Context: an optimization exercise on an open-source flow, tuned for small area and a short achievable clock period. The choices shown serve that exercise and are no tape-out recipe.
The RTL was checked by simulation tests, not by an equivalence proof against the original design.
Some runs may be left out. An edit can pass the tests and still lose a function that they never use.
Power is estimated from default activity; no workload was simulated.

==> design/flow/design.v <==
module alu32 ( input [5:0] op,       
               input [31:0] rv1,     
               input [31:0] rv2,     
               output [31:0] rvout   
             );
    localparam ADD   = 6'd0;
    localparam SLL   = 6'd1;
    localparam SLT   = 6'd2;
    localparam SLTU  = 6'd3;
    localparam XOR   = 6'd4;
    localparam SRL   = 6'd5;
    localparam OR    = 6'd6;
    localparam AND   = 6'd7;
    localparam SRA   = 6'd8;
    localparam SUB   = 6'd9;
    reg [31:0] rvout_r;
    always @(op, rv1, rv2) begin
        case(op)
            ADD:
                rvout_r = rv1 + rv2;
            SUB:
                rvout_r = rv1 - rv2;
            SLL:
                rvout_r = rv1 << rv2[4:0];
            SLT:
                rvout_r = $signed(rv1) < $signed(rv2);
            SLTU:
                rvout_r = rv1 < rv2;
            XOR:
                rvout_r = rv1 ^ rv2;
            SRL:
                rvout_r = rv1 >> rv2[4:0];
            SRA:
                rvout_r = $signed(rv1) >>> rv2[4:0];
            OR:
                rvout_r = rv1 | rv2;
            AND:
                rvout_r = rv1 & rv2;
            default:
                rvout_r = 32'b0;
        endcase
    end
    assign rvout = rvout_r;
endmodule
module regfile ( input [4:0] rs1,      
                 input [4:0] rs2,      
                 input [4:0] rd,       
                 input we,             
                 input [31:0] wdata,   
                 output [31:0] rv1,    
                 output [31:0] rv2,    
                 input clk             
               );
    reg [31:0] internalRegisters [0:31];
    reg [31:0] rv1_r, rv2_r;
    always @(posedge clk) begin
        if (we == 1'b1) begin
            if(rd == 5'd0)
                internalRegisters[rd] <= 32'd0;
            else
                internalRegisters[rd] <= wdata;
        end
    end
    assign rv1 = (rs1 == 5'd0) ? 32'd0 : internalRegisters[rs1];
    assign rv2 = (rs2 == 5'd0) ? 32'd0 : internalRegisters[rs2];
endmodule
module control ( input [31:0] idata,     
                 input reset,            
                 output branch,          
                 output jump,            
                 output dMEMToReg,       
                 output [5:0] aluOp,     
                 output [4:0] rs1,       
                 output [4:0] rs2,       
                 output [4:0] rd,        
                 output regOrImm,        
                 output regWrite         
               );
    reg dMEMToReg_r, regOrImm_r, regWrite_r, branch_r, jump_r;
    reg [5:0] aluOp_r;
    reg [4:0] rs1_r, rs2_r, rd_r;
    localparam LUI = 7'b0110111;
    localparam AUIPC = 7'b0010111;
    localparam JAL = 7'b1101111;
    localparam JALR = 7'b1100111;
    localparam BXX = 7'b1100011;
    localparam LXX = 7'b0000011;
    localparam SXX = 7'b0100011;
    localparam IXX = 7'b0010011;
    localparam RXX = 7'b0110011;
    always @(*) begin
        case(idata[6:0])
            LUI,
            AUIPC: begin
                branch_r = 1'b0;
                jump_r = 1'b0;
                dMEMToReg_r = 1'b0;
                aluOp_r = 6'd0;
                rs1_r = 5'd0;
                rs2_r = 5'd0;
                rd_r = idata[11:7];
                regOrImm_r = 1'b1;
                regWrite_r = 1'b1;
            end
            JAL: begin
                branch_r = 1'b0;
                jump_r = 1'b1;
                dMEMToReg_r = 1'b0;
                aluOp_r = 6'd0;
                rs1_r = 5'd0;
                rs2_r = 5'd0;
                rd_r = idata[11:7];
                regOrImm_r = 1'b0;
                regWrite_r = 1'b1;
            end
            JALR: begin
                branch_r = 1'b0;
                jump_r = 1'b1;
                dMEMToReg_r = 1'b0;
                aluOp_r = 6'd0;
                rs1_r = idata[19:15];
                rs2_r = 5'd0;
                rd_r = idata[11:7];
                regOrImm_r = 1'b0;
                regWrite_r = 1'b1;
            end
            BXX: begin
                branch_r = 1'b1;
                jump_r = 1'b0;
                dMEMToReg_r = 1'b0;
                case(idata[14:12])
                    3'd0:    
                        aluOp_r = 6'd9;
                    3'd1:    
                        aluOp_r = 6'd9;
                    3'd4:    
                        aluOp_r = 6'd2;
                    3'd5:    
                        aluOp_r = 6'd2;
                    3'd6:    
                        aluOp_r = 6'd3;
                    3'd7:    
                        aluOp_r = 6'd3;
                    default:
                        aluOp_r = 6'd15;
                endcase
                rs1_r = idata[19:15];
                rs2_r = idata[24:20];
                rd_r = 5'd0;
                regOrImm_r = 1'b0;
                regWrite_r = 1'b0;
            end
            LXX: begin
                branch_r = 1'b0;
                jump_r = 1'b0;
                dMEMToReg_r = 1'b1;
                aluOp_r = 6'd0;
                rs1_r = idata[19:15];
                rs2_r = 5'd0;
                rd_r = idata[11:7];
                regOrImm_r = 1'b1;
                regWrite_r = 1'b1;
            end
            SXX: begin
                branch_r = 1'b0;
                jump_r = 1'b0;
                dMEMToReg_r = 1'b0;
                aluOp_r = 6'd0;
                rs1_r = idata[19:15];
                rs2_r = idata[24:20];
                rd_r = 5'd0;
                regOrImm_r = 1'b1;
                regWrite_r = 1'b0;
            end
            IXX: begin
                branch_r = 1'b0;
                jump_r = 1'b0;
                dMEMToReg_r = 1'b0;
                case (idata[14:12])
                    3'd0,    
                    3'd2,    
                    3'd3,    
                    3'd4,    
                    3'd6,    
                    3'd7:    
                        aluOp_r = {3'd0, idata[14:12]};
                    3'd1:    
                        aluOp_r = {3'd0, idata[14:12]};
                    3'd5:    
                        aluOp_r = (idata[30]) ? 6'd8:6'd5;
                    default:
                        aluOp_r = {3'd0, idata[14:12]};
                endcase
                rs1_r = idata[19:15];
                rs2_r = 5'd0;
                rd_r = idata[11:7];
                regOrImm_r = 1'b1;
                regWrite_r = 1'b1;
            end
            RXX: begin
                branch_r = 1'b0;
                jump_r = 1'b0;
                dMEMToReg_r = 1'b0;
                case(idata[14:12])
                    3'd1,    
                    3'd2,    
                    3'd3,    
                    3'd4,    
                    3'd6,    
                    3'd7:    
                        aluOp_r = {3'd0, idata[14:12]};
                    3'd0:    
                        aluOp_r = (idata[30]) ? 6'd9:6'd0;
                    3'd5:    
                        aluOp_r = (idata[30]) ? 6'd8:6'd5;
                    default:
                        aluOp_r = {3'd0, idata[14:12]};
                endcase
                rs1_r = idata[19:15];
                rs2_r = idata[24:20];
                rd_r = idata[11:7];
                regOrImm_r = 1'b0;
                regWrite_r = 1'b1;
            end
            default: begin  
                branch_r = 1'b0;
                jump_r = 1'b0;
                dMEMToReg_r = 1'b0;
                aluOp_r = 6'd0;
                rs1_r = 5'd0;
                rs2_r = 5'd0;
                rd_r = 5'd0;
                regOrImm_r = 1'b0;
                regWrite_r = 1'b0;
            end
        endcase
    end
    assign branch = ~reset & branch_r;
    assign jump = ~reset & jump_r;
    assign dMEMToReg = ~reset & dMEMToReg_r;
    assign aluOp = ~reset & aluOp_r;
    assign rs1 = ~reset & rs1_r;
    assign rs2 = ~reset & rs2_r;
    assign rd = ~reset & rd_r;
    assign regOrImm = ~reset & regOrImm_r;
    assign regWrite = ~reset & regWrite_r;
endmodule
module immGen ( input [31:0] idata,      
                output [31:0] imm        
              );
    localparam LUI = 7'b0110111;
    localparam AUIPC = 7'b0010111;
    localparam JAL = 7'b1101111;
    localparam JALR = 7'b1100111;
    localparam BXX = 7'b1100011;
    localparam LXX = 7'b0000011;
    localparam SXX = 7'b0100011;
    localparam IXX = 7'b0010011;
    localparam RXX = 7'b0110011;
    reg [31:0] imm_r;
    always @(*) begin
        case(idata[6:0])
            LUI,
            AUIPC:
                imm_r = idata[31:12] << 12;
            JAL:
                imm_r = $signed({idata[31], idata[19:12], idata[20], idata[30:21], 1'b0});
            BXX:
                imm_r = $signed({idata[31], idata[7], idata[30:25], idata[11:8], 1'b0});
            SXX:
                imm_r = $signed({idata[31:25], idata[11:7]});
            LXX,
            JALR:
                imm_r = $signed(idata[31:20]);
            IXX:
                case(idata[14:12])
                    3'd0,        
                    3'd2,        
                    3'd3,        
                    3'd4,        
                    3'd6,        
                    3'd7:        
                        imm_r = $signed(idata[31:20]);
                    3'd1,        
                    3'd5:        
                        imm_r = {27'b0, idata[24:20]};
                    default:
                        imm_r = 32'b0;
                endcase
            RXX:
                imm_r = 32'b0;
            default:
                imm_r = 32'b0;
        endcase
    end
    assign imm = imm_r;
endmodule
module cpu ( input clk,              
             input reset,            
             output reg [31:0] iaddr,    
             input [31:0] idata,     
             output [31:0] daddr,    
             input [31:0] drdata,    
             output [31:0] dwdata,   
             output [3:0] dwe        
           );
    wire branch, jump;
    wire dMEMMuxSel, immMuxSel;
    wire we_RF;
    wire [4:0] rs1_RF, rs2_RF, rd_RF;
    wire [31:0] wdata_RF, rv1_RF, rv2_RF;
    reg [31:0] drdata_RF;
    wire [5:0] op_ALU;
    wire [31:0] rv1_ALU, rv2_ALU, out_ALU;
    wire [31:0] immediate;
    reg [3:0] dwe_r;
    reg [31:0] maskedDWData_r;
    localparam LUI = 7'b0110111;
    localparam AUIPC = 7'b0010111;
    localparam JAL = 7'b1101111;
    localparam JALR = 7'b1100111;
    localparam BXX = 7'b1100011;
    localparam LXX = 7'b0000011;
    localparam SXX = 7'b0100011;
    localparam IXX = 7'b0010011;
    localparam RXX = 7'b0110011;
    always @(posedge clk) begin
        if (reset) begin           
            iaddr <= -4;
        end
        else begin
            if (jump) begin        
                if (idata[6:0]==JALR)
                    iaddr <= ((immediate+rv1_RF) >> 1) << 1;
                else if (idata[6:0]==JAL)
                    iaddr <= immediate + iaddr;
            end 
            else if (branch) begin     
                iaddr <= iaddr + 32'd4;
                case(idata[14:12])
                    3'd0: begin    
                        if (out_ALU == 32'b0)
                            iaddr <= immediate + iaddr;
                    end
                    3'd1: begin    
                        if (out_ALU != 32'b0)
                            iaddr <= immediate + iaddr;
                    end
                    3'd4: begin    
                        if (out_ALU == 32'b1)
                            iaddr <= immediate + iaddr;
                    end
                    3'd5: begin    
                        if (out_ALU == 32'b0)
                            iaddr <= immediate + iaddr;
                    end
                    3'd6: begin    
                        if (out_ALU == 32'b1)
                            iaddr <= immediate + iaddr;
                    end
                    3'd7: begin    
                        if (out_ALU == 32'b0)
                            iaddr <= immediate + iaddr;
                    end
                    default:
                        iaddr <= iaddr + 32'd4;
                endcase
            end else     
                iaddr <= iaddr + 32'd4; 
        end
    end
    control cntrl(
        .idata(idata),
        .reset(reset),
        .branch(branch),
        .jump(jump),
        .dMEMToReg(dMEMMuxSel),
        .aluOp(op_ALU),
        .rs1(rs1_RF),
        .rs2(rs2_RF),
        .rd(rd_RF),
        .regOrImm(immMuxSel),
        .regWrite(we_RF)
    );
    immGen ig(
        .idata(idata),
        .imm(immediate)
    );
    regfile rf(
        .clk(clk),
        .rs1(rs1_RF),
        .rs2(rs2_RF),
        .rd(rd_RF),
        .we(we_RF),
        .wdata(wdata_RF),
        .rv1(rv1_RF),
        .rv2(rv2_RF)
    );
    alu32 alu(
        .op(op_ALU),
        .rv1(rv1_ALU),
        .rv2(rv2_ALU),
        .rvout(out_ALU)
    );
    assign rv1_ALU = (idata[6:0] == JAL | idata[6:0] == JALR) ? iaddr+32'd4 : (idata[6:0] == AUIPC) ? iaddr : rv1_RF;
    assign rv2_ALU = (immMuxSel) ? immediate : rv2_RF;
    assign wdata_RF = (dMEMMuxSel) ? drdata_RF : out_ALU;
    assign dwe = {4{~reset}} & dwe_r;
    assign daddr = out_ALU;
    assign dwdata = {32{~reset}} & maskedDWData_r;
    always @(*) begin
        if (idata[6:0] == SXX) begin
            case(idata[14:12])
                3'b000: begin                               
                    maskedDWData_r = {4{rv2_RF[7:0]}};      
                    case(daddr[1:0])
                        2'b00:
                            dwe_r = 4'b0001;
                        2'b01:
                            dwe_r = 4'b0010;
                        2'b10:
                            dwe_r = 4'b0100;
                        2'b11:
                            dwe_r = 4'b1000;
                    endcase
                end
                3'b001: begin                                
                    maskedDWData_r = {2{rv2_RF[15:0]}};      
                    case(daddr[1:0])
                        2'b00:
                            dwe_r = 4'b0011;
                        2'b10:
                            dwe_r = 4'b1100;
                        default:
                            dwe_r = 4'b0000;
                    endcase
                end
                3'b010: begin                               
                    maskedDWData_r = rv2_RF;
                    case(daddr[1:0])
                        2'b00:
                            dwe_r = 4'b1111;
                        default:
                            dwe_r = 4'b0000;
                    endcase
                end
                default: begin
                    maskedDWData_r = 32'b0;
                    dwe_r = 4'b0000;
                end
            endcase
        end
        else begin
            dwe_r = 4'b0000;
            maskedDWData_r = 32'b0;
        end
    end
    always @(*) begin
        if (idata[6:0] == LXX) begin              
            case(idata[14:12])
                3'b000: begin                      
                    case(daddr[1:0])
                        2'b00:
                            drdata_RF = $signed(drdata[7:0]);
                        2'b01:
                            drdata_RF = $signed(drdata[15:8]);
                        2'b10:
                            drdata_RF = $signed(drdata[23:16]);
                        2'b11:
                            drdata_RF = $signed(drdata[31:24]);
                    endcase
                end
                3'b001: begin                     
                    case(daddr[1:0])
                        2'b00:
                            drdata_RF = $signed(drdata[15:0]);
                        2'b10:
                            drdata_RF = $signed(drdata[31:16]);
                        default:
                            drdata_RF = 32'b0;
                    endcase
                end
                3'b010: begin                    
                    drdata_RF = drdata;
                end
                3'b100: begin                   
                    case(daddr[1:0])
                        2'b00:
                            drdata_RF = drdata[7:0];
                        2'b01:
                            drdata_RF = drdata[15:8];
                        2'b10:
                            drdata_RF = drdata[23:16];
                        2'b11:
                            drdata_RF = drdata[31:24];
                    endcase
                end
                3'b101: begin                  
                    case(daddr[1:0])
                        2'b00:
                            drdata_RF = drdata[15:0];
                        2'b10:
                            drdata_RF = drdata[31:16];
                        default:
                            drdata_RF = 32'b0;
                    endcase
                end
                default: begin
                    drdata_RF = 32'b0;
                end
            endcase
        end
        else
            drdata_RF = 32'b0;
    end
endmodule
==> design/flow/run.sh <==
#!/bin/bash
# synth_recipe.tcl (not shown) runs the flow's synth.tcl, then flattens the netlist and writes it again
# the make line also repeats each setting of config.mk as NAME=value (left out here)
make -C /OpenROAD-flow-scripts/flow DESIGN_CONFIG=/design/flow/config.mk WORK_HOME=/design/flow/orfs CLKGATE_MAP_FILE= SYNTH_SCRIPT=/design/flow/synth_recipe.tcl finish
==> design/flow/config.mk <==
export PLATFORM = sky130hd
export DESIGN_NAME = cpu
export DESIGN_NICKNAME = cpu
export VERILOG_FILES = /design/flow/design.v
export SDC_FILE = /design/flow/constraint.sdc
export NUM_CORES = 4
export LEC_CHECK = 0
export CAP_MARGIN = 20
export CORE_MARGIN = 2
export CORE_UTILIZATION = 35
export PLACE_DENSITY = 0.5
export SETUP_SLACK_MARGIN = 0.4
export SLEW_MARGIN = 20
==> design/flow/constraint.sdc <==
create_clock -name core_clock -period 13.0 [get_ports {clk}]
set_input_delay 2.6000 -clock core_clock [delete_from_list [all_inputs] [get_ports {clk}]]
set_output_delay 2.6000 -clock core_clock [all_outputs]
set_load 0.01 [all_outputs]
run_1/layout.png
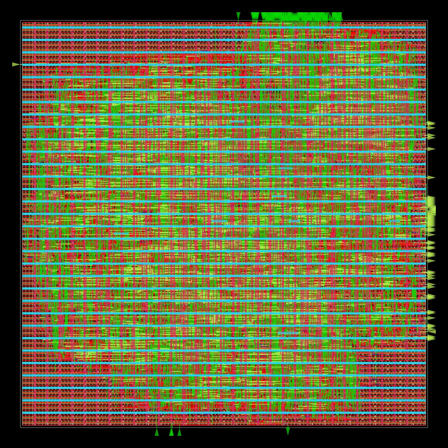
routed wire length: 381 mm
final core occ: 41.9%
I/O pin count: 166
Layout Cells excl Fill: 10400

run_1/logic_types.png
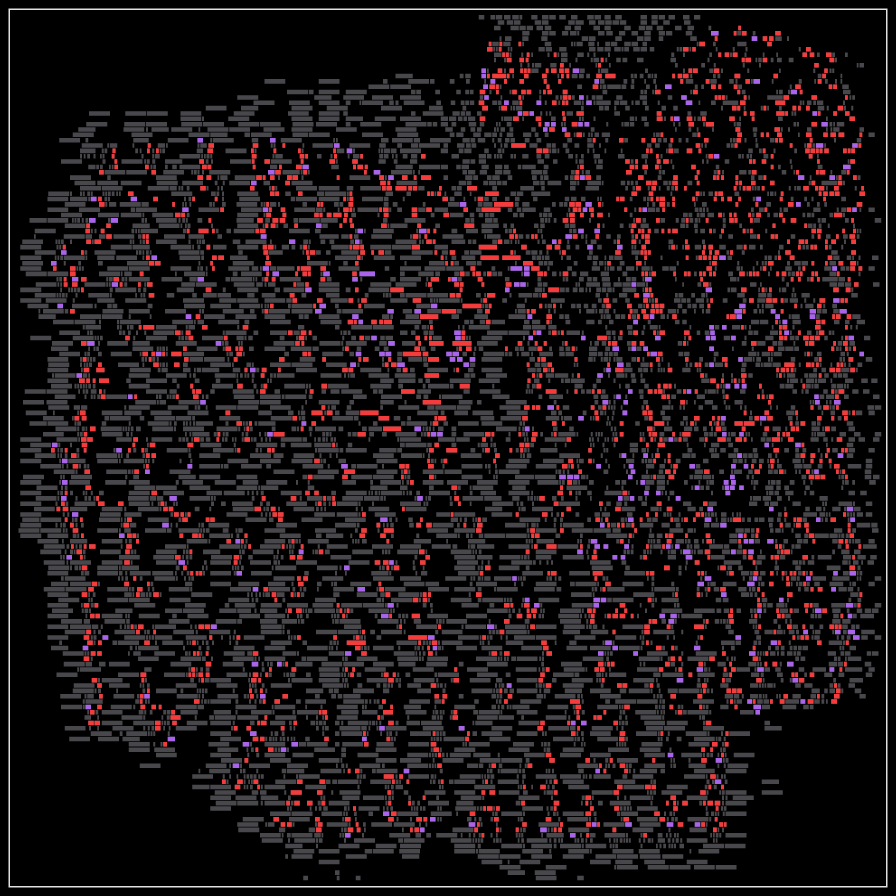
- purple: AND-OR and OR-AND gates (cells 354; most used a21o_1)
- red: inverting AOI/OAI gates (cells 1821; most used a21oi_1; where all over the die)
multi-input combinational area share: 42.4%
commonest non-fill, non-tap cell in the layout: nand2_1

==> results.cfg, run 1 <==
[setup_path]
arrival_ns = 9.88
end_kind = output port
cp_common_cell = buf_4
critPathKind = input port to output port
crit_fanout = 19

[sta]
final_max_slew_viol_count = 0
tightest_slew_ns = 1.17
hold_violations = 0
clock_skew_ns = 0.125
slew_headroom_pct = 22.3
timing.fmax_mhz = 80.1
fin_crit_ns = 12.48
fin_crit_sh_pct = 96.0

[synth]
synthDominantCellAreaShare_pct = 45.0
synth_common_cells = nand2_1 (1455), edfxtp_1 (1024), nand3_1 (548)
yosysMostFrequentCell = nand2_1
post_synth.cell_area_avg_sq_um = 9.22
postSynthCellCount = 7404
ys.flop_type = edfxtp_1

[pwr]
leakagePower_uw = 0.0299

[cts]
cts-buffers-inserted = 118
h-tree-depth = 3
cts_sinks = 1056

[route]
drtPass1Iterations = 8
final_antenna_net_count = 0

[final_layout]
nets = 8026
syn_to_final_growth_pct = 19.4
most-common-layout-cells = nand2_1 (1452), edfxtp_1 (1024), buf_4 (631)
drive_above_1_share_pct = 15.6

[global_route]
grt_pass1_wl_mm = 519
grt_max_degree = 83
antenna_found_initial = 17
grt.total_usage_pct = 36.8

[floorplanning]
die_y_microns = 446

[outcome]
status = timing/DRC/antenna clean

[placed_design]
place_congestion = 1.08
dp_hpwl_mm = 253
run_1/cell_density.png
22 x 22 tiles, from white (low) to dark blue (high), 0 to 100% covered.
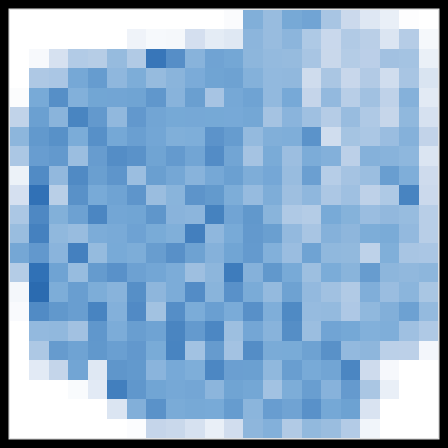
- mean over tiles: 39%
- fullest tile: 76%
- nearly empty tiles: 10%
- tiles over 75% full: 0.20%
initial core utilization: 35.1%
core footprint: 0.194 sq mm

==> run 1: path summary, 6_finish.rpt <==
check	slack, ns	from	end	depth (start not counted)
max	0.52	idata[0]	dwe[0]	34
min	0.71	iaddr[14]	iaddr[14]	2
max reg2reg	4.36	iaddr[2]	iaddr[15]	30
min reg2reg	0.71	iaddr[14]	iaddr[14]	2
==> run 1: where the power goes <==
group | internal, uW | total [uW] | switching [uW]
sequential | 3710 | 3800 | 86.6
combinational | 625 | 1590 | 966
clock | 1900 | 3400 | 1510
==> run 1: sequential cells by signal, indices dropped and copies added (netlist names) <==
name	cells
rf.internalRegisters	1024
iaddr	32
==> run 1: stage by stage <==
stage	total power (uW)	utilization (%)	setup WS (ns)	cell area (sq um)
6_report	8790	41.9	0.518	81500
3_3_place_gp	5370	39.5	-0.167	76700
3_5_place_dp	5380	39.5	-0.0217	76700
2_1_floorplan	4690	-	1.02	68300
4_1_cts	8750	41.6	0.345	80800
5_1_grt	9020	41.9	0.303	81500
==> run 1: worst max-delay path: cells and delay by family <==
kind	cells	cell delay [ns]
buffers and inverters	12	3.08
adders and majority gates	1	0.31
and+or+nand+nor	8	1.14
AOI/OAI and AO/OA	13	2.68
==> run 1: kinds of logic after synthesis <==
group | share of synthesized area (%)
mux | 2.94
xor+xnor | 1.21
buf+inv | 4.97
fa+ha+maj | 3.03
flops | 46.0
compound gates | 22.4
simple gates | 19.5
==> run 1: timing repair <==
| item | 4_1_cts | 5_1_grt |
|---|---|---|
| gates cloned | 0 | 6 |
| setup endpoints to repair | 14 | 19 |
| resized for setup | 37 | 91 |
| pin swaps | 4 | 22 |
| buffers inserted | 8 | 21 |
==> run 1: cell type report <==
type / instances / area (sq um)
multi-input cells: 5573 / 34600
clock inverters: 75 / 752
clock buffers: 147 / 3100
inverters: 179 / 677
repair buffers: 869 / 7840
fillers: 19000 / 113000
diodes: 5 / 12.5
flip-flops and latches: 1056 / 31400
well taps: 2542 / 3180
==> run 1: layer usage <==
metal	vias to the layer above	routed length, microns	track usage [%]
met5	-	109	0
met4	16	32600	26.2
met3	1355	45700	9.07
met2	5342	161000	54.5
met1	34400	142000	46.9
li1	28800	-	-
==> run 2: a larger rewrite; changed files in full <==
==> design/flow/design.v <==
module alu32 ( input [2:0] f3,
               input alt,
               input isop,
               input [31:0] a,
               input [31:0] b,
               output reg [31:0] y,
               output eq,
               output lt,
               output ltu
             );
    wire sub = (f3 != 3'd0) | (isop & alt);
    wire [31:0] bx = b ^ {32{sub}};
    wire [33:0] s = {1'b0, a, 1'b1} + {1'b0, bx, sub};
    wire [31:0] sum = s[32:1];
    wire cout = s[33];
    wire [31:0] x = a ^ b;
    assign eq = ~|x;
    assign ltu = ~cout;
    assign lt = (a[31] ^ b[31]) ? a[31] : sum[31];
    wire left = ~f3[2];
    reg [31:0] ar, sr;
    integer i;
    always @(*)
        for (i = 0; i < 32; i = i + 1)
            ar[i] = a[31-i];
    wire [31:0] sin = left ? ar : a;
    wire fill = alt & a[31] & ~left;
    wire [32:0] sh = $signed({fill, sin}) >>> b[4:0];
    always @(*)
        for (i = 0; i < 32; i = i + 1)
            sr[i] = sh[31-i];
    wire [31:0] shres = left ? sr : sh[31:0];
    always @(*) begin
        case (f3)
            3'd0: y = sum;
            3'd1: y = shres;
            3'd2: y = {31'd0, lt};
            3'd3: y = {31'd0, ltu};
            3'd4: y = x;
            3'd5: y = shres;
            3'd6: y = a | b;
            default: y = a & b;
        endcase
    end
endmodule
module regfile ( input clk,
                 input [4:0] rs1,
                 input [4:0] rs2,
                 input [30:0] wen,       
                 input [31:0] wdata,
                 output reg [31:0] rv1,
                 output reg [31:0] rv2
               );
    reg [32*32-1:32] rf;
    integer k;
    always @(posedge clk)
        for (k = 1; k < 32; k = k + 1)
            if (wen[k-1]) rf[k*32 +: 32] <= wdata;
    always @(*) begin
        rv1 = 32'd0;
        rv2 = 32'd0;
        for (k = 1; k < 32; k = k + 1) begin
            rv1 = rv1 | ({32{rs1 == k}} & rf[k*32 +: 32]);
            rv2 = rv2 | ({32{rs2 == k}} & rf[k*32 +: 32]);
        end
    end
endmodule
module cpu ( input clk,
             input reset,
             output [31:0] iaddr,
             input [31:0] idata,
             output [31:0] daddr,
             input [31:0] drdata,
             output [31:0] dwdata,
             output [3:0] dwe
           );
    wire [6:0] opc = idata[6:0];
    wire [2:0] f3 = idata[14:12];
    wire [4:0] rd = idata[11:7];
    wire is_lui   = opc == 7'b0110111;
    wire is_auipc = opc == 7'b0010111;
    wire is_jal   = opc == 7'b1101111;
    wire is_jalr  = opc == 7'b1100111;
    wire is_br    = opc == 7'b1100011;
    wire is_load  = opc == 7'b0000011;
    wire is_store = opc == 7'b0100011;
    wire is_opimm = opc == 7'b0010011;
    wire is_op    = opc == 7'b0110011;
    wire [31:0] immI = {{20{idata[31]}}, idata[31:20]};
    wire [31:0] immB = {{20{idata[31]}}, idata[7], idata[30:25], idata[11:8], 1'b0};
    wire [31:0] immJ = {{12{idata[31]}}, idata[19:12], idata[20], idata[30:21], 1'b0};
    wire [31:0] immU = {idata[31:12], 12'd0};
    reg [31:1] pc;
    assign iaddr = {pc, 1'b0};
    wire [31:0] rv1, rv2, wdata;
    wire we = ~reset & (is_lui | is_auipc | is_jal | is_jalr | is_load | is_opimm | is_op);
    wire [31:0] rdhot = 32'd1 << rd;
    wire [30:0] wen = {31{we}} & rdhot[31:1];
    regfile rf ( .clk(clk), .rs1(idata[19:15]), .rs2(idata[24:20]),
                 .wen(wen), .wdata(wdata), .rv1(rv1), .rv2(rv2) );
    wire [11:0] imm12 = {idata[31:25], (idata[5] & ~idata[2]) ? idata[11:7] : idata[24:20]};
    wire [12:0] alo = {1'b0, rv1[11:0]} + {1'b0, imm12};
    wire [19:0] ahi = rv1[31:12];
    wire [19:0] ahi_inc = ahi + 20'd1;
    wire [19:0] ahi_dec = ahi - 20'd1;
    wire sgn = idata[31];
    wire [19:0] ahi_c1 = sgn ? ahi : ahi_inc;
    wire [19:0] ahi_c0 = sgn ? ahi_dec : ahi;
    wire [31:0] agu = {alo[12] ? ahi_c1 : ahi_c0, alo[11:0]};
    assign daddr = agu;
    wire [31:0] aluy;
    wire eq, lt, ltu;
    alu32 alu ( .f3(f3), .alt(idata[30]), .isop(idata[5]),
                .a(rv1), .b(idata[5] ? rv2 : immI),
                .y(aluy), .eq(eq), .lt(lt), .ltu(ltu) );
    wire [31:0] immP = ~idata[2] ? immB : (idata[3] ? immJ : immU);
    wire [31:0] pcop = {pc, 1'b0} & {32{~(idata[5] & ~idata[6])}};
    wire [31:0] pcrel = pcop + immP;
    wire [31:1] pc4 = pc + 31'd2;
    wire [1:0] la = agu[1:0];
    wire [7:0] lb = la[1] ? (la[0] ? drdata[31:24] : drdata[23:16])
                          : (la[0] ? drdata[15:8] : drdata[7:0]);
    wire [15:0] lh = la[1] ? drdata[31:16] : drdata[15:0];
    reg [31:0] ldata;
    always @(*) begin
        case (f3)
            3'd0: ldata = {{24{lb[7]}}, lb};
            3'd1: ldata = la[0] ? 32'd0 : {{16{lh[15]}}, lh};
            3'd2: ldata = drdata;
            3'd4: ldata = {24'd0, lb};
            3'd5: ldata = la[0] ? 32'd0 : {16'd0, lh};
            default: ldata = 32'd0;
        endcase
    end
    assign wdata = idata[4] ? (idata[2] ? pcrel : aluy)
                            : (idata[2] ? {pc4, 1'b0} : ldata);
    reg [3:0] dwe_r;
    always @(*) begin
        dwe_r = 4'd0;
        if (is_store)
            case (f3)
                3'd0: dwe_r = 4'd1 << la;
                3'd1: dwe_r = (la == 2'd0) ? 4'b0011 : (la == 2'd2) ? 4'b1100 : 4'b0000;
                3'd2: dwe_r = (la == 2'd0) ? 4'b1111 : 4'b0000;
                default: dwe_r = 4'd0;
            endcase
    end
    assign dwe = reset ? 4'd0 : dwe_r;
    assign dwdata[7:0]   = rv2[7:0];
    assign dwdata[15:8]  = (f3[1] | f3[0]) ? rv2[15:8] : rv2[7:0];
    assign dwdata[23:16] = f3[1] ? rv2[23:16] : rv2[7:0];
    assign dwdata[31:24] = f3[1] ? rv2[31:24] : (f3[0] ? rv2[15:8] : rv2[7:0]);
    wire cond = f3[2] ? (f3[1] ? ltu : lt) : eq;
    wire taken = is_br & (cond ^ f3[0]) & (f3[2] | ~f3[1]);
    always @(posedge clk) begin
        if (reset)
            pc <= 31'h7FFFFFFE;
        else if (is_jalr)
            pc <= agu[31:1];
        else if (is_jal | taken)
            pc <= pcrel[31:1];
        else
            pc <= pc4;
    end
endmodule
run_2/placement_by_type.png
Fill, decap, tap and diode cells in grey.
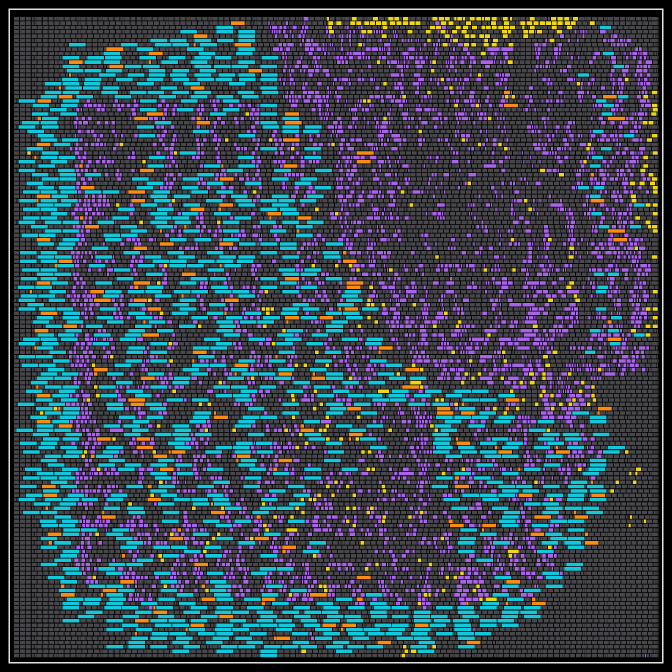
- orange: clock drivers and dummy loads (cells 215; share of their area 6.1%)
- cyan: flops (cells 1023; share of their area 47%)
- yellow: other buffers and delay cells (cells 433; share of their area 5.7%)
- purple: combinational and other logic (cells 3742; share of their area 41%)
core footprint: 0.163 sq mm
Rows: 148
Design Area, Final: 0.0668 sq mm
Seq/total area: 45.5%

run_2/logic_types.png
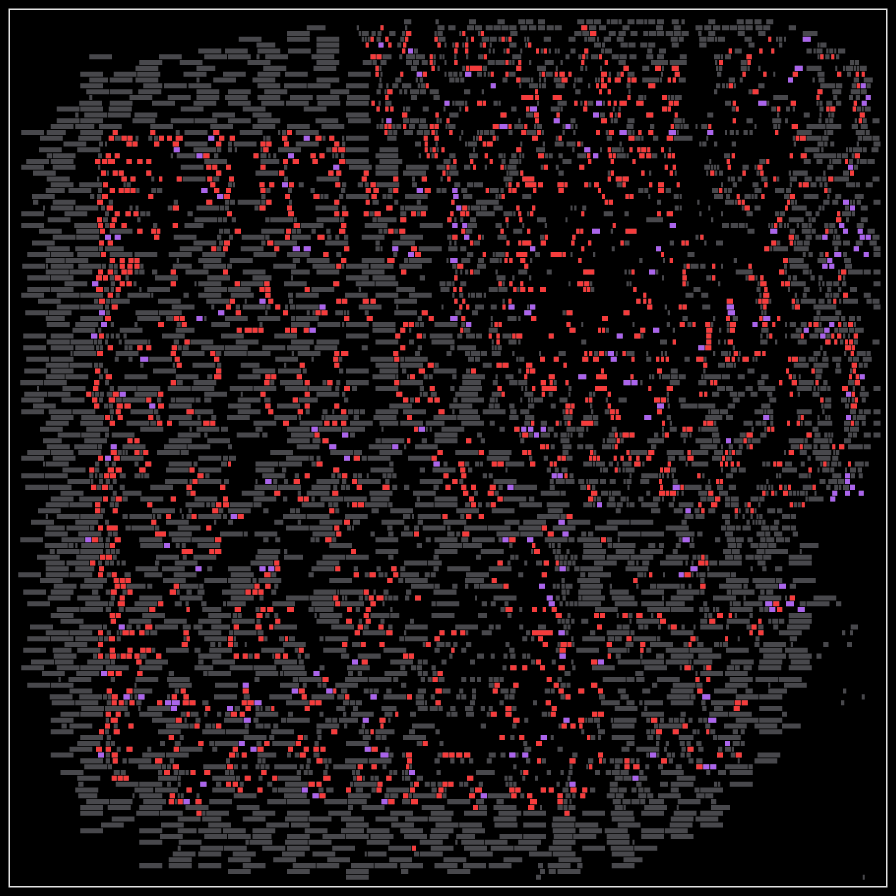
- red: inverting AOI/OAI gates (cells 1383; most used a22oi_1; where all over the die)
- purple: AND-OR and OR-AND gates (cells 202; most used a22o_1; where all over the die)
Layout Cells excl Fill: 7612
commonest non-fill, non-tap cell in the layout: edfxtp_1
multi-input combinational area share: 38.4%

run_2/layout.png
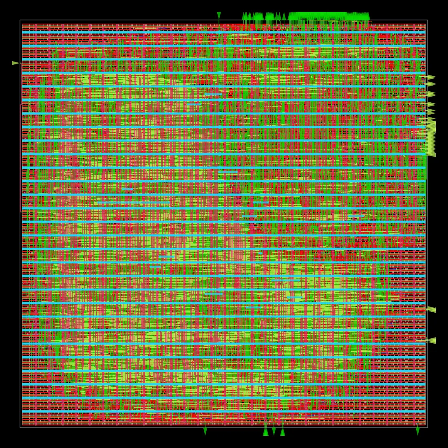
Die Y-Extent: 409 microns
die area: 0.168 sq mm
Die W: 409 microns

==> run 2 against run 1 <==
Effect of this change:
- final cell count decreased by 27%
- count of clock-buffer cells in the layout decreased by 21
- critical path depth fell by 16
- sequential power increased by 5.8%
- worst setup slack improved by 0.65 ns
- combinational power rose by 87%
- global-route usage up 5.3 points
- hold slack worse by 0.092 ns
- via count shrank 20%
- flip-flop and latch count decreased by 33
- critical path type unchanged
==> results.cfg, run 2 <==
[final_layout]
largest_reg_flops = 992
largest_register = rf.rf
nets = 5523
syn_to_final_growth_pct = 16.2
drive_above_1_share_pct = 13.0
top_regs = rf.rf (992), pc (31)
n_fill_cell = 15600
most-common-layout-cells = edfxtp_1 (992), a22oi_1 (501), a21oi_1 (291)

[placed_design]
place_congestion = 1.02
dp_hpwl_mm = 246
post-place-ws_ns = 1.41

[sta]
fin_crit_ns = 11.84
clock_skew_ns = 0.0320
final_max_slew_viol_count = 0
fin_crit_sh_pct = 91.0
setup_slack_ns = 1.16
tightest_slew_ns = 1.33

[setup_path]
r2r-end = pc[1]
end_kind = output port
crit_family = simple AND/OR/NAND/NOR gates
critPathKind = input port to output port
crit_fanout = 44
arrival_ns = 9.24
worstReg2RegStart = rf.rf[961]
rr_worst_depth = 22
cp_num_buf_inv = 2
cp_common_cell = a21oi_1

[global_route]
grt.total_usage_pct = 42.1
grt_pass1_wl_mm = 478
antenna_found_initial = 42

[hold_path]
hold_depth = 2
hold_end = pc[1]
holdCritStartpoint = pc[1]

[pwr]
leakagePower_uw = 0.0233

[floorplanning]
num_io_pins = 166

[route]
routed_wl_mm = 366
drtPass1Iterations = 11
final_antenna_net_count = 0

[cts]
post_cts_buffers = 0
cts-buffers-inserted = 114
h-tree-depth = 3
cts_sinks = 1023

[synth]
postSynthCellCount = 5179
post_synth.cell_area_avg_sq_um = 11.1
ys.flop_type = edfxtp_1
yosysMostFrequentCell = edfxtp_1

[outcome]
status = timing/DRC/antenna clean
## run 2: cell count changes in the layout (fill, tap and decap cells not counted), sizes merged, moves of 90 or more
cell / change
nor2: -155
a21oi: -185
a211oi: -90
buf: -419
nand2: -1176
a22oi: +457
nand3: -340
and3: +209
nand4: +107
a31oi: -110
o211ai: -120
o21ai: -149
## run 2: report_power, final
group | total (uW) | internal, uW | leakage, uW | switching [uW]
combinational | 2980 | 892 | 0.0122 | 2090
clock | 3450 | 1960 | 0.00185 | 1490
sequential | 4020 | 3960 | 0.00925 | 53.2
total | 10500 | 6820 | 0.0233 | 3630
## run 2: cell type report
type	count	share of cell area, %
flip-flops and latches	1023	45.5
multi-input cells	3624	38.4
repair buffers	433	5.47
clock buffers	126	4.37
well taps	2175	4.07
clock inverters	89	1.50
inverters	118	0.663
diodes	24	0.0898
## run 2: worst max path at each step
stage / startpoint / end / slack [ns] / depth (start not counted)
after floorplan: idata[20] / rf.rf[102] / 3.42 / 25
after global placement: idata[18] / daddr[31] / 1.37 / 19
after detailed placement: idata[18] / daddr[19] / 1.41 / 18
after CTS: idata[19] / daddr[19] / 1.39 / 19
after global routing: idata[19] / daddr[19] / 0.94 / 19
final: idata[15] / daddr[19] / 1.16 / 18
## run 2: cells by family (layout without fill, tap and decap cells)
kind of cell	Yosys count	in the layout	share of synthesized area, %
adder cells (fa/ha/maj)	143	143	3.14
AO/OA/AOI/OAI	1585	1585	19.8
AND/OR/NAND/NOR	1599	1599	14.8
multiplexers	149	149	3.11
XOR/XNOR	147	147	2.24
buffers and inverters	532	766	3.98
flip-flops	1023	1023	52.9
other	1	25	0.00652
## run 2: per-stage QoR
stage          utilization (%)  total power [uW]  cell area (sq um)
3_3_place_gp              38.6              6950              62800
3_5_place_dp              38.6              6950              62800
2_1_floorplan                -              5610              57500
4_1_cts                   41.0             10300              66800
6_report                  41.0             10500              66800
5_1_grt                   41.0             10700              66800
## run 2: metal layers
layer | up-vias | track usage, % | wire (microns)
met4 | 30 | 29.0 | 32000
met3 | 1475 | 14.0 | 50300
met5 | - | 0.460 | 261
li1 | 21000 | - | -
met2 | 5399 | 60.1 | 149000
met1 | 27800 | 53.7 | 134000
## run 2: worst reg2reg max path, delay by kind of cell, from the launching register on
family	cells	cell delay, ns
compound gates	14	4.56
simple gates	3	0.85
buf+inv	2	0.72
flops	1	0.49
fa+ha+maj	1	0.37
mux	1	0.29
xor+xnor	1	0.19
==> run 2 -> run 3 <==
--- a/design/flow/config.mk
+++ b/design/flow/config.mk
@@ -8,6 +8,6 @@
 export CAP_MARGIN = 20
 export CORE_MARGIN = 2
-export CORE_UTILIZATION = 35
-export PLACE_DENSITY = 0.5
-export SETUP_SLACK_MARGIN = 0.4
+export CORE_UTILIZATION = 45
+export PLACE_DENSITY = 0.6
+export SETUP_SLACK_MARGIN = 2
 export SLEW_MARGIN = 20
run_3/layout.png
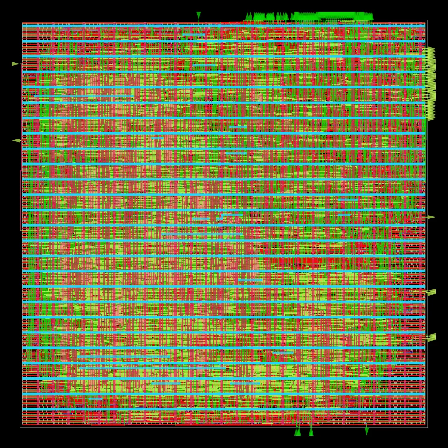
die area: 0.131 sq mm
Die W: 362 microns
routed wire length: 338 mm

run_3/cell_density.png
36 x 36 tiles, from white (low) to dark blue (high), 0 to 100% covered.
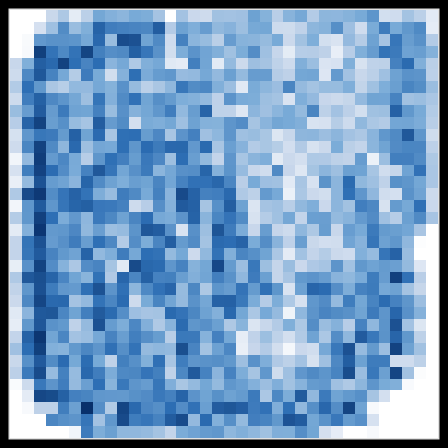
- densest ninth of the die: west
- mean over tiles: 49%
- fullest tile: 100%
core footprint: 0.127 sq mm
initial core utilization: 45.2%
final core occ: 51.9%

run_3/clk_routes.png
The bar under the picture is 100 microns long.
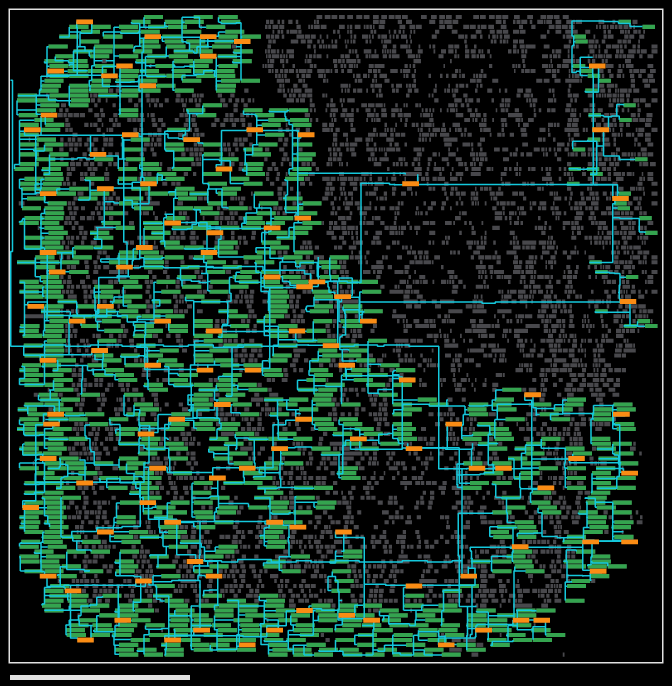
- cyan: clock wires (length 13000 microns)
- orange: clock drivers (count 106)
- green: flip-flops (count 1023)
- flops lie: all over the die
clock latency on the worst-skew pair: 0.78 ns
Clock power frac: 30.6%
Fin Clk Skew: 0.0527 ns
clock group total power: 3070 uW

==> run 3 against run 2 <==
Effect of this change:
- worst setup slack improved by 0.66 ns
- sequential power about the same
- still clean on timing, DRC and antenna
- critical endpoint is now daddr[31]
- global-route usage increased by 8.1 points
==> results.cfg, run 3 <==
[outcome]
status = timing/DRC/antenna clean

[synth]
synthXorXnorAreaFrac_pct = 2.24
synthMuxAreaShare_pct = 3.11
yosys.area_share.simple_pct = 14.8
postSynthCellCount = 5179
yosysMostFrequentCell = edfxtp_1

[final_layout]
largest_reg_flops = 992
most-common-layout-cells = edfxtp_1 (992), a22oi_1 (501), a21oi_1 (291)
drive_above_1_share_pct = 13.2
stdcell_area_sq_mm = 0.0660
final_cells = 7099
syn_to_final_growth_pct = 14.8
n_fill_cell = 11200
top_regs = rf.rf (992), pc (31)
largest_register = rf.rf

[route]
drtPass1Iterations = 15

[setup_path]
r2r-end = pc[23]
rr_worst_depth = 23
end_kind = output port
crit_fanout = 57

[sta]
final_max_slew_viol_count = 0
tightest_slew_ns = 1.26
fin_crit_ns = 11.17
fin_crit_sh_pct = 86.0

[pwr]
leakagePower_uw = 0.0232

[hold_path]
hold_depth = 2
hold_end = pc[1]

[global_route]
antenna_found_initial = 36
grt.total_usage_pct = 50.2
grt_use_met2_pct = 67.6

[cts]
cts_sinks = 1023
h-tree-depth = 3
post_cts_buffers = 21

[placed_design]
dp_hpwl_mm = 222
## run 3: cell count changes in the layout (fill, tap and decap cells not counted), sizes merged
cell	before	now
dlymetal6s2s	0	2
inv	120	121
clkbuf	126	125
bufinv	17	7
clkinv	51	46
clkinvlp	19	11
buf	285	305
diode	24	26
clkdlybuf4s50	148	147
## run 3: cell type report
cell class,instances,area (sq um),area share (%)
Timing Repair Buffer,454,3920,5.93
Clock inverter,67,614,0.930
Multi-Input combinational cell,3624,25700,39.0
Inverter,118,450,0.682
Antenna cell,26,65.1,0.0985
Clock buffer,125,2770,4.19
Tap cell,1662,2080,3.15
Sequential cell,1023,30400,46.1
## run 3: how the worst max path moves through the flow
| stage | end | startpoint | depth (start not counted) | slack (ns) |
|---|---|---|---|---|
| after global placement | daddr[31] | idata[19] | 21 | 0.90 |
| final | daddr[31] | idata[18] | 15 | 1.83 |
| after floorplan | rf.rf[102] | idata[20] | 25 | 3.42 |
| after CTS | daddr[31] | idata[17] | 21 | 2.07 |
| after global routing | daddr[26] | idata[19] | 23 | 1.91 |
| after detailed placement | daddr[31] | idata[19] | 21 | 0.84 |
## run 3: metrics by stage
| step | utilization, % | hold slack (ns) | power [uW] | setup WS [ns] |
|---|---|---|---|---|
| finish | 51.9 | 0.622 | 10000 | 1.83 |
| global route | 51.9 | 0.690 | 10200 | 1.91 |
| CTS | 51.7 | 0.622 | 9840 | 2.07 |
| detailed placement | 48.9 | 0.614 | 6850 | 0.838 |
| global placement | 48.9 | 0.601 | 6840 | 0.899 |
| floorplan | - | 0.589 | 5610 | 3.42 |
## run 3: critical path: stages
cell and delay (ns):
buf_12 0.18, or3b_1 0.56, nor2_4 0.58, buf_4 0.41
buf_4 0.41, a2111oi_0 0.24, nand3_1 0.11, or4_1 0.71
nand4_1 0.40, nor4_1 0.69, nand4_1 0.26, nor2_1 0.25
a41oi_1 0.16, xnor2_1 0.28, clkdlybuf4s50_1 0.60
## run 3: metal layers
layer | share of wire, % | wire length [microns]
met4 | 10 | 34600
met3 | 17 | 58100
met1 | 34 | 115000
met2 | 39 | 130000
met5 | 0.18 | 597
## run 3: power breakdown
part | internal, uW | switching (uW)
Clock | 1660 | 1400
Combinational | 901 | 2040
Sequential | 3960 | 55.9
Total | 6530 | 3500
==> run 4: a larger rewrite; changed files in full <==
==> design/flow/design.v <==
module alu32 ( input [2:0] f3,
               input alt,
               input isop,
               input isbr,
               input [31:0] a,
               input [31:0] b,
               output reg [31:0] y,
               output eq,
               output lt,
               output ltu
             );
    wire sub = isbr | (~f3[2] & (f3[1] | (isop & alt)));
    wire [31:0] bx = b ^ {32{sub}};
    wire [31:0] sum, g, p;
    wire cout;
    bkadd #(32) add ( .a(a), .b(bx), .cin(sub), .s(sum), .cout(cout), .g(g), .p(p) );
    assign eq = &p;                  
    assign ltu = ~cout;
    assign lt = p[31] ? sum[31] : a[31];
    wire [31:0] shres;
    shift32 shifter ( .left(~f3[2]), .arith(alt), .a(a), .n(b[4:0]), .y(shres) );
    always @(*) begin
        case (f3)
            3'd0: y = sum;
            3'd1: y = shres;
            3'd2: y = {31'd0, lt};
            3'd3: y = {31'd0, ltu};
            3'd4: y = p;
            3'd5: y = shres;
            3'd6: y = p | g;
            default: y = g;
        endcase
    end
endmodule
module shift32 ( input left,
                 input arith,
                 input [31:0] a,
                 input [4:0] n,
                 output [31:0] y
               );
    reg [31:0] ar, sr, s1, s2, s3;
    integer i;
    always @(*)
        for (i = 0; i < 32; i = i + 1)
            ar[i] = a[31-i];
    wire [31:0] sin = left ? ar : a;
    wire fill = arith & a[31] & ~left;
    wire [63:0] e0 = {{32{fill}}, sin};
    always @(*)
        case (n[1:0])
            2'd0: s1 = e0[31:0];
            2'd1: s1 = e0[32:1];
            2'd2: s1 = e0[33:2];
            default: s1 = e0[34:3];
        endcase
    wire [63:0] e1 = {{32{fill}}, s1};
    always @(*)
        case (n[3:2])
            2'd0: s2 = e1[31:0];
            2'd1: s2 = e1[35:4];
            2'd2: s2 = e1[39:8];
            default: s2 = e1[43:12];
        endcase
    wire [63:0] e2 = {{32{fill}}, s2};
    always @(*) s3 = n[4] ? e2[47:16] : e2[31:0];
    always @(*)
        for (i = 0; i < 32; i = i + 1)
            sr[i] = s3[31-i];
    assign y = left ? sr : s3;
endmodule
module regfile ( input clk,
                 input [4:0] rs1,
                 input [4:0] rs2,
                 input [30:0] wen,       
                 input [31:0] wdata,
                 output [31:0] rv1,
                 output [31:0] rv2
               );
    reg [32*32-1:32] rf;
    integer k;
    always @(posedge clk)
        for (k = 1; k < 32; k = k + 1)
            if (wen[k-1]) rf[k*32 +: 32] <= wdata;
    wire [31:0] h1 = 32'd1 << rs1;
    wire [31:0] h2 = 32'd1 << rs2;
    rdmux m1 ( .sel(h1[31:1]), .rf(rf), .rv(rv1) );
    rdmux m2 ( .sel(h2[31:1]), .rf(rf), .rv(rv2) );
endmodule
module rdmux ( input [31:1] sel,
               input [32*32-1:32] rf,
               output reg [31:0] rv
             );
    integer k;
    always @(*) begin
        rv = 32'd0;
        for (k = 1; k < 32; k = k + 1)
            rv = rv | ({32{sel[k]}} & rf[k*32 +: 32]);
    end
endmodule
module bkadd #(parameter N = 32, parameter TOP = 16) (input [N-1:0] a,
                                   input [N-1:0] b,
                                   input cin,
                                   output [N-1:0] s,
                                   output cout,
                                   output [N-1:0] g,
                                   output [N-1:0] p
                                 );
    assign g = a & b;
    assign p = a ^ b;
    reg [N-1:0] G, P;
    reg [N:0] c;
    integer i, d;
    always @(*) begin
        G = g;
        P = p;
        for (d = 1; d < N; d = d * 2)
            for (i = 2*d-1; i < N; i = i + 2*d) begin
                G[i] = G[i] | (P[i] & G[i-d]);
                P[i] = P[i] & P[i-d];
            end
        for (d = TOP / 2; d >= 1; d = d / 2)
            for (i = 3*d-1; i < N; i = i + 2*d) begin
                G[i] = G[i] | (P[i] & G[i-d]);
                P[i] = P[i] & P[i-d];
            end
        c[0] = cin;
        for (i = 0; i < N; i = i + 1)
            c[i+1] = G[i] | (P[i] & cin);
    end
    assign s = p ^ c[N-1:0];
    assign cout = c[N];
endmodule
module cpu ( input clk,
             input reset,
             output [31:0] iaddr,
             input [31:0] idata,
             output [31:0] daddr,
             input [31:0] drdata,
             output [31:0] dwdata,
             output [3:0] dwe
           );
    wire [6:0] opc = idata[6:0];
    wire [2:0] f3 = idata[14:12];
    wire [4:0] rd = idata[11:7];
    wire is_lui   = opc == 7'b0110111;
    wire is_auipc = opc == 7'b0010111;
    wire is_jal   = opc == 7'b1101111;
    wire is_jalr  = opc == 7'b1100111;
    wire is_br    = opc == 7'b1100011;
    wire is_load  = opc == 7'b0000011;
    wire is_store = opc == 7'b0100011;
    wire is_opimm = opc == 7'b0010011;
    wire is_op    = opc == 7'b0110011;
    wire [31:0] immI = {{20{idata[31]}}, idata[31:20]};
    wire [31:0] immB = {{20{idata[31]}}, idata[7], idata[30:25], idata[11:8], 1'b0};
    wire [31:0] immJ = {{12{idata[31]}}, idata[19:12], idata[20], idata[30:21], 1'b0};
    wire [31:0] immU = {idata[31:12], 12'd0};
    reg [31:1] pc;
    assign iaddr = {pc, 1'b0};
    wire [31:0] rv1, rv2, wdata;
    wire we = ~reset & (is_lui | is_auipc | is_jal | is_jalr | is_load | is_opimm | is_op);
    wire [31:0] rdhot = 32'd1 << rd;
    wire [30:0] wen = {31{we}} & rdhot[31:1];
    regfile rf ( .clk(clk), .rs1(idata[19:15]), .rs2(idata[24:20]),
                 .wen(wen), .wdata(wdata), .rv1(rv1), .rv2(rv2) );
    wire [11:0] imm12 = {idata[31:25], (idata[5] & ~idata[2]) ? idata[11:7] : idata[24:20]};
    wire [31:0] agu = rv1 + {{20{imm12[11]}}, imm12};
    assign daddr = agu;
    wire [31:0] aluy;
    wire eq, lt, ltu;
    alu32 alu ( .f3(f3), .alt(idata[30]), .isop(idata[5]), .isbr(idata[6]),
                .a(rv1), .b(idata[5] ? rv2 : immI),
                .y(aluy), .eq(eq), .lt(lt), .ltu(ltu) );
    wire [31:0] immP = ~idata[2] ? immB : (idata[3] ? immJ : immU);
    wire [31:0] pcop = {pc, 1'b0} & {32{~(idata[5] & ~idata[6])}};
    wire [31:0] pcrel;
    wire pcrel_co;
    wire [31:0] pcrel_g, pcrel_p;
    bkadd #(32) padd ( .a(pcop), .b(immP), .cin(1'b0), .s(pcrel), .cout(pcrel_co),
                       .g(pcrel_g), .p(pcrel_p) );
    wire [31:1] pc4 = pc + 31'd2;
    wire [1:0] la = agu[1:0];
    wire [7:0] lb = la[1] ? (la[0] ? drdata[31:24] : drdata[23:16])
                          : (la[0] ? drdata[15:8] : drdata[7:0]);
    wire [15:0] lh = la[1] ? drdata[31:16] : drdata[15:0];
    reg [31:0] ldata;
    always @(*) begin
        case (f3)
            3'd0: ldata = {{24{lb[7]}}, lb};
            3'd1: ldata = la[0] ? 32'd0 : {{16{lh[15]}}, lh};
            3'd2: ldata = drdata;
            3'd4: ldata = {24'd0, lb};
            3'd5: ldata = la[0] ? 32'd0 : {16'd0, lh};
            default: ldata = 32'd0;
        endcase
    end
    assign wdata = idata[4] ? (idata[2] ? pcrel : aluy)
                            : (idata[2] ? {pc4, 1'b0} : ldata);
    reg [3:0] dwe_r;
    always @(*) begin
        dwe_r = 4'd0;
        if (is_store)
            case (f3)
                3'd0: dwe_r = 4'd1 << la;
                3'd1: dwe_r = (la == 2'd0) ? 4'b0011 : (la == 2'd2) ? 4'b1100 : 4'b0000;
                3'd2: dwe_r = (la == 2'd0) ? 4'b1111 : 4'b0000;
                default: dwe_r = 4'd0;
            endcase
    end
    assign dwe = reset ? 4'd0 : dwe_r;
    assign dwdata[7:0]   = rv2[7:0];
    assign dwdata[15:8]  = (f3[1] | f3[0]) ? rv2[15:8] : rv2[7:0];
    assign dwdata[23:16] = f3[1] ? rv2[23:16] : rv2[7:0];
    assign dwdata[31:24] = f3[1] ? rv2[31:24] : (f3[0] ? rv2[15:8] : rv2[7:0]);
    wire cond = f3[2] ? (f3[1] ? ltu : lt) : eq;
    wire taken = is_br & (cond ^ f3[0]) & (f3[2] | ~f3[1]);
    always @(posedge clk) begin
        if (reset)
            pc <= 31'h7FFFFFFE;
        else if (is_jalr)
            pc <= agu[31:1];
        else if (is_jal | taken)
            pc <= pcrel[31:1];
        else
            pc <= pc4;
    end
endmodule
==> design/flow/config.mk <==
export PLATFORM = sky130hd
export DESIGN_NAME = cpu
export DESIGN_NICKNAME = cpu
export VERILOG_FILES = /design/flow/design.v
export SDC_FILE = /design/flow/constraint.sdc
export NUM_CORES = 4
export LEC_CHECK = 0
export CAP_MARGIN = 20
export CORE_MARGIN = 2
export CORE_UTILIZATION = 45
export PLACE_DENSITY = 0.6
export SETUP_SLACK_MARGIN = 4
export SLEW_MARGIN = 20
export SYNTH_HIERARCHICAL = 1
run_4/logic_types.png
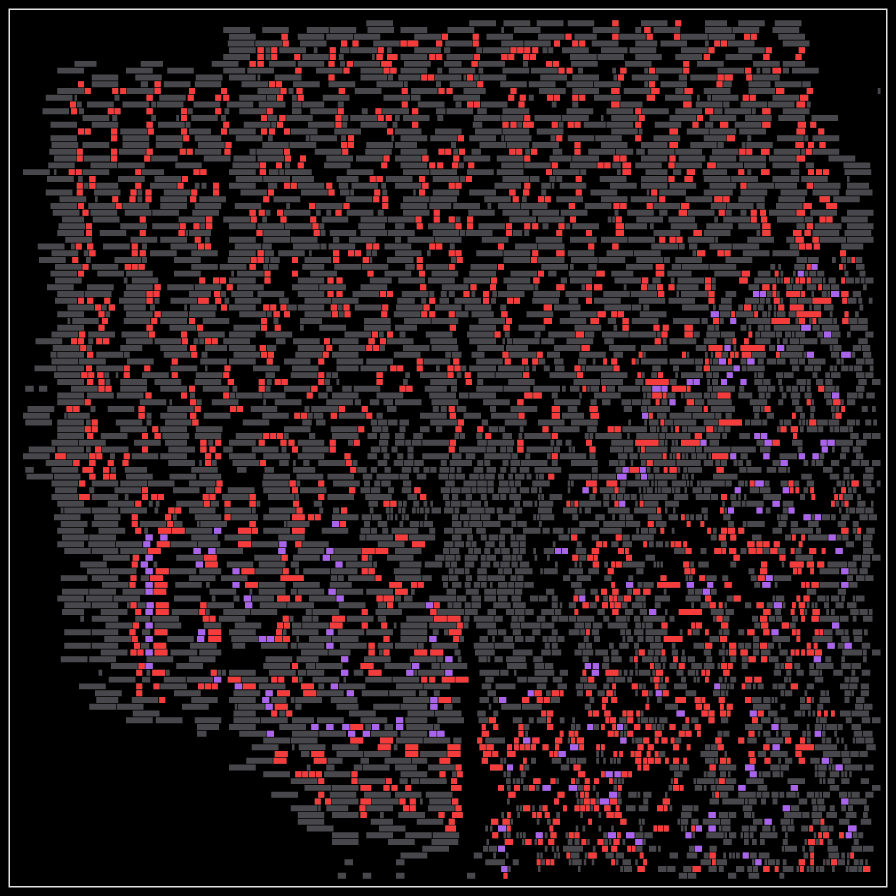
- red: inverting AOI/OAI gates (cells 1411; most used a22oi_1; where all over the die)
- purple: AND-OR and OR-AND gates (cells 187; most used a22o_1)
multi-input combinational area share: 38.0%
Layout Cells excl Fill: 6485

run_4/placement_by_type.png
Fill, decap, tap and diode cells in grey.
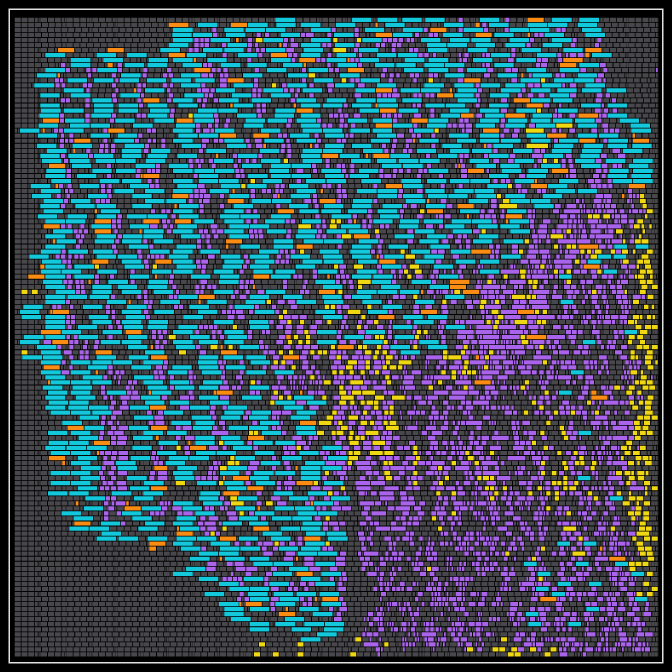
- yellow: other buffers and delay cells (cells 519; share of their area 7.5%)
- cyan: flops (cells 1023; share of their area 48%)
- purple: combinational and other logic (cells 3115; share of their area 40%)
- orange: clock drivers and dummy loads (cells 202; share of their area 5.4%)
core footprint: 0.120 sq mm
Rows: 127
Seq/total area: 46.1%
final core occ: 54.9%

run_4/cell_density.png
35 x 35 tiles, from white (low) to dark blue (high), 0 to 100% covered.
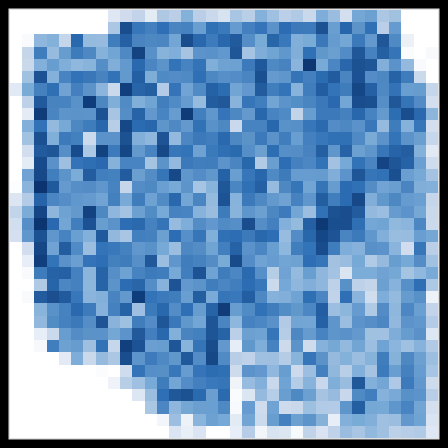
- tiles over 75% full: 15%
- mean over tiles: 52%
- emptiest ninth of the die: south-west
initial core utilization: 45.4%

==> run 4 against run 3 <==
Effect of this change:
- critical path type unchanged
- critical endpoint is now daddr[25]
- fmax is 15% higher
- largest power group unchanged
- first-iteration DRC count down 38%
- via count is 17% lower
==> results.cfg, run 4 <==
[outcome]
status = timing/DRC/antenna clean

[route]
wl_met1_mm = 89.6
wl_met3_mm = 37.4
wl_per_cell_microns = 39.4
drtPass1Iterations = 10
vias = 47300
drc = 0
route.top_layer_used = met5
routed_wl_mm = 256

[pwr]
leakagePower_uw = 0.0222
power_uw = 10800
internal_power_uw = 6970
swShare_pct = 35.5
power_switching_uw = 3830
combPwrFrac_pct = 33.8
power.share.clock_pct = 28.2

[cts]
clockBufferDepth = 3
clk_latency_ns = 0.75
h-tree-depth = 3
cts_sinks = 1023

[placed_design]
dp_hpwl_mm = 168

[global_route]
grt.total_usage_pct = 39.8
antenna_found_initial = 34
grtUsageMet3_pct = 14.6
grt_use_met2_pct = 55.7

[final_layout]
largest_register = rf.rf
syn_to_final_growth_pct = 20.8
multi_input_area_sq_mm = 0.0251
n_fill_cell = 10000
top_regs = rf.rf (992), pc (31)
regArea_sq_mm = 0.0304
most-common-layout-cells = edfxtp_1 (992), a22oi_1 (854), buf_4 (282)
drive_above_1_share_pct = 23.9
largest_reg_flops = 992

[synth]
postSynthCellCount = 4442
ys.warnings.count = 12
post_synth.cell_area_avg_sq_um = 12.3

[sta]
final_max_slew_viol_count = 0
tightest_slew_ns = 1.24
fin_crit_sh_pct = 74.8
clock_skew_ns = 0.0408
fin_crit_ns = 9.73

[setup_path]
end_kind = output port
crit_fanout = 22
setup.worst_path.start = idata[19]
critPathKind = input port to output port
worstReg2RegStart = rf.rf[73]
rr_worst_depth = 23

[floorplanning]
die_area_sq_mm = 0.124
dieWidth_microns = 352

[hold_path]
hold_depth = 2
run 4: cell count changes in the layout (fill, tap and decap cells not counted), sizes merged, moves of 40 or more:
cell,before,now
ha,141,96
a2111oi,79,5
xnor2,106,66
a21oi,297,119
nor2,303,240
or4,20,66
inv,121,47
and3,286,11
nand2,279,186
mux2,36,89
a22oi,503,871
buf,305,392
run 4: critical path, stage by stage:
cell	delay [ns]
buf_4	0.17
or3b_4	0.30
buf_4	0.13
nor2_4	0.06
buf_8	0.18
a22oi_2	0.18
nand4_1	0.45
or4_4	0.76
ha_4	0.32
nand2_1	0.07
o21bai_2	0.22
a221oi_4	0.42
a41oi_4	0.23
or2_4	0.31
buf_6	0.12
o31ai_4	0.21
or2_1	0.16
buf_2	0.14
run 4: path summary, 6_finish.rpt:
check	to	slack, ns
setup / recovery	daddr[25]	3.27
hold / removal	pc[1]	0.61
setup reg to reg	pc[27]	6.52
hold reg to reg	pc[1]	0.61
run 4: timing repair:
| item | CTS | global route |
|---|---|---|
| gates resized for setup | 478 | 131 |
| gates cloned | 10 | 2 |
| endpoints found under the hold margin | 0 | 0 |
| pin swaps | 146 | 98 |
| setup buffers | 140 | 44 |
| setup endpoints to repair | 1073 | 272 |
run 4: power groups by stage:
stage,registers [uW],logic (uW),clock network (uW)
after floorplan,4190,1670,0
after global placement,4180,3160,0
after detailed placement,4180,3160,0
after CTS,4110,3390,3060
after global routing,4110,3750,3190
final,4110,3650,3050
run 4: cell type report:
class / count / share of cell area, %
Antenna cell: 14 / 0.0532
Inverter: 45 / 0.256
Clock inverter: 72 / 0.959
Tap cell: 1612 / 3.06
Multi-Input combinational cell: 3070 / 38.0
Timing Repair Buffer: 519 / 7.24
Sequential cell: 1023 / 46.1
Clock buffer: 130 / 4.26
run 4: stage by stage:
| stage | hold slack [ns] | instance area [sq um] | std cells | util, % | setup slack, ns |
|---|---|---|---|---|---|
| 3_5_place_dp | 0.613 | 58600 | 6072 | 48.8 | 1.16 |
| 2_1_floorplan | 0.582 | 54600 | 4449 | - | 4.03 |
| 5_1_grt | 0.662 | 65900 | 6472 | 54.8 | 3.27 |
| 4_1_cts | 0.629 | 65000 | 6424 | 54.1 | 3.44 |
| 3_3_place_gp | 0.609 | 58600 | 6072 | 48.8 | 1.24 |
| 6_report | 0.615 | 65900 | 6485 | 54.9 | 3.27 |

static timing again, ports no longer ideal:
How much do the figures lean on ideal ports? The routed layouts below were timed once more, with nothing changed but the port constraints.
Step 1, drivers: a clkbuf_16 drives clk and a buf_2 each remaining input, both assumed.
Step 2 moves the port delays by t, midway between the first and last clock arrival at a register: inputs arrive t later, outputs are due t later. That takes back most of the time a late clock gives input paths.
a / b / c = ideal ports / drivers / drivers and shift; a / b = the first two.
run	t, ns	setup slack, ns	worst setup path after step 2	cell pins on the clock port's net
run 1	0.852	0.518 / 0.436 / 0.436	input to output	1
run 2	0.829	1.165 / 1.139 / 1.139	input to output	1
run 3	0.825	1.825 / 1.760 / 1.289	input to register	1
run 4	0.804	3.271 / 3.233 / 3.233	input to output	1
After both steps every run listed still meets setup and hold. For run 3, which loses most, drivers alone change the setup slack by -0.065 ns; drivers and shift together by -0.536 ns.
